From an optimization exercise on the open Yosys and OpenROAD flow, aimed at small area; shortcuts taken in it are not production practice. Function not checked in this run: the RTL went through the layout flow alone. Power figures rest on the tool's default switching activity, not on a simulated workload.

$ cat flow/design.v
module sync 
( 
    input  logic CLKip, 
    input  logic SIGi,
    output logic SIGo
);
    logic meta_sig;
    always_ff @(posedge CLKip) meta_sig <= SIGi;
    always_ff @(posedge CLKip) SIGo     <= meta_sig;
endmodule
module mem 
    # ( 
    parameter DATA_WIDTH = 32
    ) (
    input  logic                  CLKip,
    input  logic                  RDi,       
    input  logic                  WEi,     
    input  logic [DATA_WIDTH-1:0] DATAi,
    output logic [DATA_WIDTH-1:0] Qo
);
	logic [DATA_WIDTH-1:0] ram;
	always_ff @(posedge CLKip) if (WEi) ram <= DATAi;
	always_ff @(posedge CLKip) if (RDi) Qo <= ram;
endmodule
`timescale 1ns/1ps
module uart_rx 
    # (
    parameter FREQ_CLK  = 100_000_000,  
    parameter DATA_WDTH = 8          
    ) (
    input   wire                    CLKip,  
    input   wire                    RSTi,  
    input   wire                    RXi,  
    input   wire                    BAUD_RATE_RDi,  
    input   wire                    BAUD_RATE_WEi,  
    input   logic [31:0]            BAUD_RATEi,  
    output  logic                   DONEo,  
    output  logic                   READYo,  
    output  logic [DATA_WDTH-1:0]   DATAo  
    );
    int unsigned                    baud_rate;  
    int unsigned                    bit_cntr;  
    int unsigned                    half_bit_cntr;  
    logic                           half_rx_strb;  
    logic                           rx_strb;  
    int unsigned                    clk_count;  
    logic [$clog2(DATA_WDTH+1)-1:0] bit_idx;   
    logic [DATA_WDTH-1:0]           data;  
    logic                           rx;  
    logic                           rst;  
    logic                           done;  
    logic                           ready;  
    logic                           baud_rate_read;  
    logic                           baud_rate_we;  
    int unsigned                    br;  
    sync rx_stab (.CLKip (CLKip), .SIGi (RXi), .SIGo (rx));
    sync rst_stab (.CLKip (CLKip), .SIGi (RSTi), .SIGo (rst));
    sync br_we_stab (.CLKip (CLKip), .SIGi (BAUD_RATE_WEi), .SIGo (baud_rate_we));
    sync br_rd_stab (.CLKip (CLKip), .SIGi (BAUD_RATE_RDi), .SIGo (baud_rate_read));
    mem baud_rate_mem (
        .CLKip  (CLKip),
        .RDi    (baud_rate_read),  
        .WEi    (baud_rate_we),
        .DATAi  (baud_rate), 
        .Qo     (br)
        );
    typedef enum logic [1:0] {       
        IDLE    = 2'h0,
        START   = 2'h1,
        RECEIVE = 2'h2,
        STOP    = 2'h3
    } statetype;
    statetype STATE;
    always_comb begin: calc_bit_value
        baud_rate = BAUD_RATEi;
        bit_cntr = FREQ_CLK / baud_rate;
        half_bit_cntr = bit_cntr >> 1;
    end
always @(posedge CLKip) begin: strobe_logic
    if (rst) begin
        clk_count <= 0;
        half_rx_strb <= 0;
        rx_strb <= 0;
    end else begin
        case (STATE)
            IDLE: begin
                clk_count <= 0;
                half_rx_strb <= 0;
                rx_strb <= 0;
            end
            START: begin
                if (clk_count == half_bit_cntr) begin
                    half_rx_strb <= 1;
                    clk_count <= 0;
                end
                else begin
                    half_rx_strb <= 0;
                    clk_count <= clk_count + 1;
                end                
            end
            RECEIVE: begin
                if (clk_count == bit_cntr) begin
                    rx_strb <= 1;
                    clk_count <= 0;
                end
                else begin
                    rx_strb <= 0;
                    clk_count <= clk_count + 1;
                end                  
            end
            STOP: begin
                if (clk_count == bit_cntr) begin
                    rx_strb <= 1;
                    clk_count <= 0;
                end
                else begin
                    rx_strb <= 0;
                    clk_count <= clk_count + 1;
                end                  
            end  
            default: begin
                clk_count <= 0;
            end
        endcase
    end
end
    always_ff @(posedge CLKip) begin: fsm_uart_rx
        if (rst) begin
            bit_idx     <= 0;
            STATE       <= IDLE;
            done        <= 0;
        end
        else begin
            case (STATE)
                IDLE: begin
                    ready          <= 1;
                    if (rx == 1'b0) STATE <= rx ? IDLE : START;
                end
                START: begin
                    ready          <= 0;
                    done           <= 0;
                    if (half_rx_strb) begin
                        STATE <= rx ? IDLE : RECEIVE;
                    end
                    else begin 
                        STATE <= START;
                    end
                end
                RECEIVE: begin
                    if (rx_strb) begin
                        /*verilator lint_off WIDTHTRUNC*/                        
                        data[bit_idx] <= rx;
                        /*verilator lint_on WIDTHTRUNC*/
                        if (bit_idx < DATA_WDTH-1) begin 
                            bit_idx <= bit_idx + 1;
                        end
                        else begin 
                            bit_idx <= 0;
                            STATE   <= STOP;
                            done    <= 1;
                        end 
                    end
                    else begin
                        STATE <= RECEIVE;
                    end  
                end
                STOP: begin
                    if (rx_strb) STATE <= rx_strb ? IDLE : STOP;
                end
                default: begin
                    STATE <= IDLE;
                end 
            endcase            
        end   
    end 
    always_comb begin: set_out
        DATAo = data;
        READYo = ready;
        DONEo = done;
    end
endmodule
`timescale 1ns/1ps
module fifo #(
    parameter DATA_WIDTH = 8,
    parameter FIFO_DEPTH = 16,
    parameter LOG2_DEPTH = $clog2(FIFO_DEPTH)
) (
    input  logic                     CLKip,
    input  logic                     RSTi,
    input  logic                     WEi,
    input  logic [DATA_WIDTH-1:0]    DATAi,
    input  logic                     RDi,
    output logic [DATA_WIDTH-1:0]    DATAo,
    output logic                     FULLo,
    output logic                     EMPTYo
);
    logic [DATA_WIDTH-1:0] memory [0:FIFO_DEPTH-1];
    logic [LOG2_DEPTH:0]   count;
    logic [LOG2_DEPTH-1:0] wr_ptr;
    logic [LOG2_DEPTH-1:0] rd_ptr;
    logic [1:0] count_state;
    always_ff @(posedge CLKip or posedge RSTi) begin
        if (RSTi) begin
            wr_ptr  <= '0;
            rd_ptr  <= '0;
            count   <= '0;
            count_state <= '0;
        end 
        else begin
            if (WEi && !FULLo) begin: write
                wr_ptr <= (wr_ptr == '1) ? 0 : wr_ptr + 1;
            end
            if (RDi && !EMPTYo) begin: read
                rd_ptr <= (rd_ptr == '1) ? 0 : rd_ptr + 1;
            end
            case ({WEi && !FULLo, RDi && !EMPTYo})
                2'b01:   count <= count - 1;
                2'b10:   count <= count + 1;
                2'b11:   count <= count;
                default: count <= count;
            endcase
        end
    end
    always_ff @(posedge CLKip) begin
        if (!RSTi && WEi && !FULLo) memory[wr_ptr] <= DATAi;
        if (!RSTi && RDi && !EMPTYo) DATAo <= memory[rd_ptr];
    end
    always_comb begin: status
        FULLo  = (count == FIFO_DEPTH);
        EMPTYo = (count == 0);
    end
endmodule
`timescale 1ns/1ps
module uart #(
    parameter CLK_FREQ = 100_000_000,   
    parameter DATA_WIDTH = 8,           
    parameter FIFO_DEPTH = 16           
) (
    input  logic                    CLKip,        
    input  logic                    RSTi,         
    input  logic                    RXi,          
    input  logic [31:0]             BAUD_RATEi,   
    input  logic                    BAUD_RATE_WEi,  
    input  logic                    BAUD_RATE_RDi,  
    output logic                    DONEo,
    output logic [DATA_WIDTH-1:0]   DATAo,  
    output logic                    EMPTYo,   
    output logic                    FULLo     
);
    logic [DATA_WIDTH-1:0] data;
    logic done;
    logic ready;
    logic RDi;
    always_ff @(posedge CLKip) begin
        RDi <= 1;
        DONEo <=done;
    end
    uart_rx #(
        .FREQ_CLK       (CLK_FREQ),
        .DATA_WDTH      (DATA_WIDTH)
    ) uart_rx_inst (
        .CLKip          (CLKip),
        .RSTi           (RSTi),
        .RXi            (RXi),
        .BAUD_RATEi     (BAUD_RATEi),
        .BAUD_RATE_WEi  (BAUD_RATE_WEi),
        .BAUD_RATE_RDi  (BAUD_RATE_RDi),
        .DONEo          (done),
        .READYo         (ready),
        .DATAo          (data)
    );
    fifo #(
        .DATA_WIDTH     (DATA_WIDTH),
        .FIFO_DEPTH     (FIFO_DEPTH)
    ) fifo_inst (
        .CLKip          (CLKip),
        .RSTi           (RSTi),
        .WEi            (done),        
        .DATAi          (data),      
        .RDi            (RDi),          
        .DATAo          (DATAo),      
        .FULLo          (FULLo),      
        .EMPTYo         (EMPTYo)     
    );
endmodule
$ cat flow/constraint.sdc
create_clock -name core_clock -period 120.0 [get_ports {CLKip}]
set_input_delay 24.0000 -clock core_clock [delete_from_list [all_inputs] [get_ports {CLKip}]]
set_output_delay 24.0000 -clock core_clock [all_outputs]
set_load 0.01 [all_outputs]
$ cat flow/run.sh
#!/bin/bash
# synth_recipe.tcl (not shown) runs the flow's synth.tcl, then flattens the netlist and writes it again
# the make line also repeats each setting of config.mk as NAME=value (left out here)
make -C /OpenROAD-flow-scripts/flow DESIGN_CONFIG=/design/flow/config.mk WORK_HOME=/design/flow/orfs CLKGATE_MAP_FILE= SYNTH_SCRIPT=/design/flow/synth_recipe.tcl finish
$ cat flow/config.mk
export PLATFORM = sky130hd
export DESIGN_NAME = uart
export DESIGN_NICKNAME = uart
export VERILOG_FILES = /design/flow/design.v
export SDC_FILE = /design/flow/constraint.sdc
export NUM_CORES = 4
export LEC_CHECK = 0
export CAP_MARGIN = 20
export CORE_MARGIN = 2
export CORE_UTILIZATION = 40
export PLACE_DENSITY = 0.6
export SLEW_MARGIN = 20
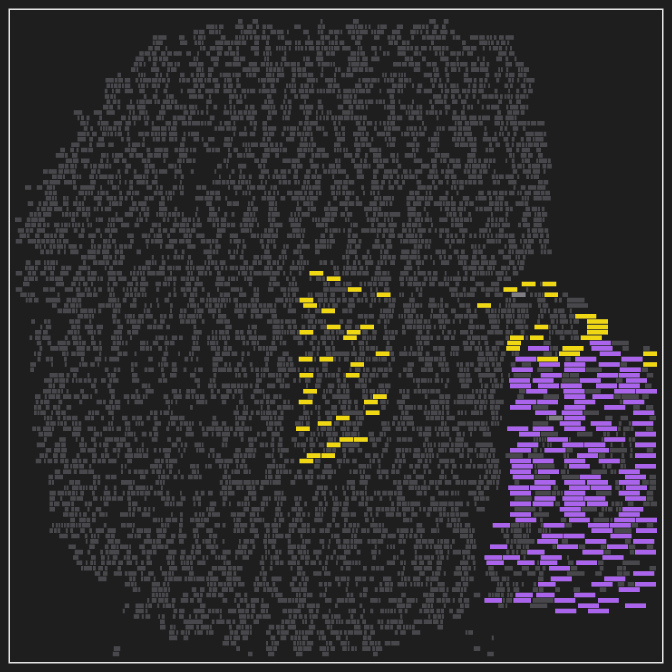
Figure 1: hierarchy map of the flops.
Other sequential cells in the stronger gray, the rest of the logic in the fainter gray.
`fifo_inst` -> purple  # placed flops 149
`uart_rx_inst` -> yellow  # placed flops 52
Layout Utilization: 43.3%
Finished Layout Cells: 7180
die area: 109000 um2

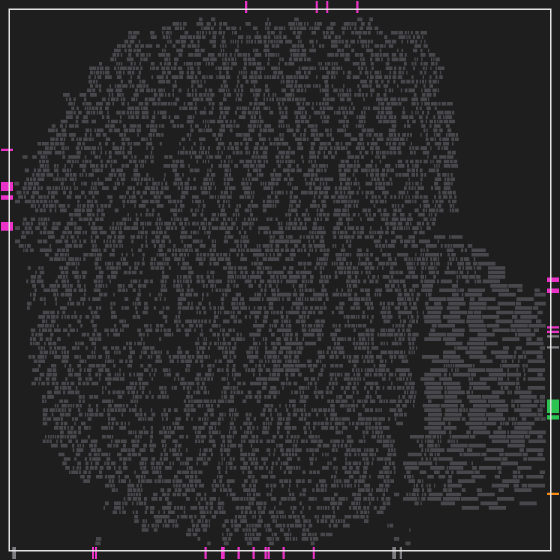
Figure 2: pin placement.
Pins as bars across the die edge, other pins in gray.
`DATAo` -> green  # pins 8, direction output, edge right
`BAUD_RATEi` -> magenta  # pins 32, direction input, edge 11 bottom, 11 left, 6 right, 4 top
`CLKip` -> orange  # pins 1, direction input, edge right
all pins by edge = 17 right, 16 bottom, 11 left, 4 top
Port Buffers: 45
Die Width: 331 um
chip height: 331 um

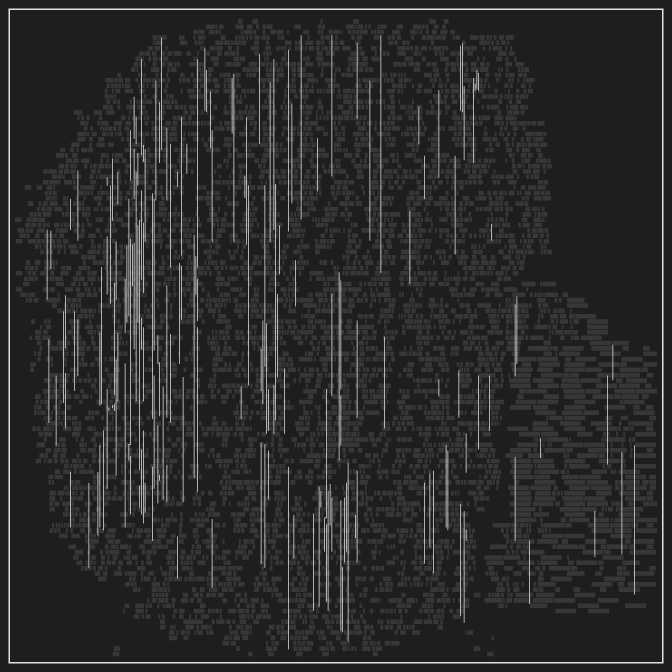
Figure 3: the metal 4 layer.
Cells faint in the background.
share of all routed wire = 4.6%
longest straight run = 127 um
main direction = vertical
nets with wire on the layer = 140
wire length on this layer = 7770 um
Vias: 45900
Routed WL: 170 mm

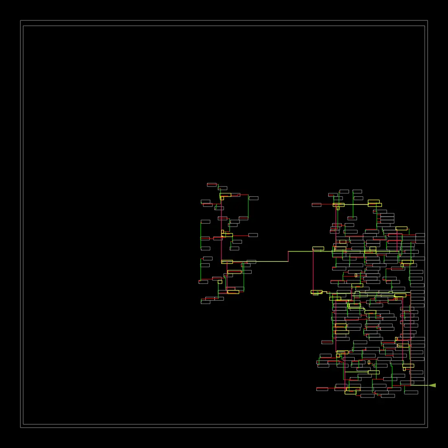
Figure 4: clock nets.
clock buf count: 28
number of sequential cells: 203
Clk power: 0.0733 mW
clk latency of the worst-skew pair: 0.51 ns

==> qor.csv <==
stage;metric;value;unit
run_status;status;complete, no violations;
sta;Min Hold Slack;0.332;ns
power;Sw Ratio;34.9;%
sta;Clock Skew;0.0280;ns
cells_and_area;max reg flops;128;
critical_path;crit path to;uart_rx_inst.clk_count[15];
die;core area;106000;um2
cells_and_area;Final Cell Area;45700;um2
critical_path;CP max FO;40;
cells_and_area;Post-layout nets;6323;
sta;setup TNS;0;ns
cells_and_area;area delta synth->final;6.92;%
placement;dpl cell area;44900;um2
sta;Slew @ Worst Pin;1.14;ns
critical_path;Critical path buffers and inverters;28;
drt;Via density;6.40;
synthesis;Synth Area in Simple Gates;23.2;%
placement;routability cong.;0.981;
placement;DP Worst Slack;9.30;ns
power;clock power share;31.6;%
clocking;postcts setup bufs;0;
critical_path;endpoint type of the worst setup path;flop;
synthesis;cell count after synthesis;5819;
clocking;Clk pin slew, worst setup/hold paths;0.06;ns
grt;GRT met2 Usage;47.7;%
synthesis;adder-cell share of the synthesized area;15.1;%
sta;Pins Over Slew Limit;0;
synthesis;xor/xnor share of the synthesized area;9.33;%
power;Max VDD drop;7.75;uV
cells_and_area;buffering overhead;2.57;%
drt;1st-iter DRT viols;4585;
critical_path;FF-to-FF path depth;13;
power;Reg power frac;32.2;%
hold_path;Worst Hold Depth;0;
grt;largest net degree at the start of global routing;59;
grt;met1 usage in global routing;40.7;%
power;leading power group;combinational cells;
sta;crit path setup slack, layout;7.24;ns
synthesis;largest family of logic cells by synthesized area;compound AO/OA/AOI/OAI gates;
synthesis;Yosys Warn Count;5;
critical_path;delay-heaviest family, CP;compound AO/OA/AOI/OAI gates;
critical_path;critical path launch point;BAUD_RATEi[17];
drt;Residual DRC;0;
cells_and_area;inverters;212;
clocking;Root Driver;clkbuf_16;
drt;router iterations before antenna repair;6;
grt;gr busiest metal;met2;

[separate check: timing with driven ports]
In the flow no input, the clock included, has a driving cell. The finished layout below was timed again as built, in two steps.
Step 1 (the two cells are an assumption about what drives the block):
set clk [get_ports {CLKip}]
set_driving_cell -lib_cell sky130_fd_sc_hd__clkbuf_16 $clk
set_driving_cell -lib_cell sky130_fd_sc_hd__buf_2 [delete_from_list [all_inputs] $clk]
Step 2 also shifts input and output timing later by t, the mid clock arrival at the registers, as if the neighbouring blocks saw the same clock.
a / b / c = ideal ports / drivers / drivers and shift; a / b = the first two.
shift t [ns]: 0.554
setup slack, ns: 7.238 / 7.271 / 6.716
hold slack, ns: 0.332 / 0.332 / 0.332
worst slew at a driven data input, ns: 0.10
After both steps this run still meets setup and hold. The setup slack of this run moves by +0.033 ns with the drivers and by -0.522 ns with both steps.
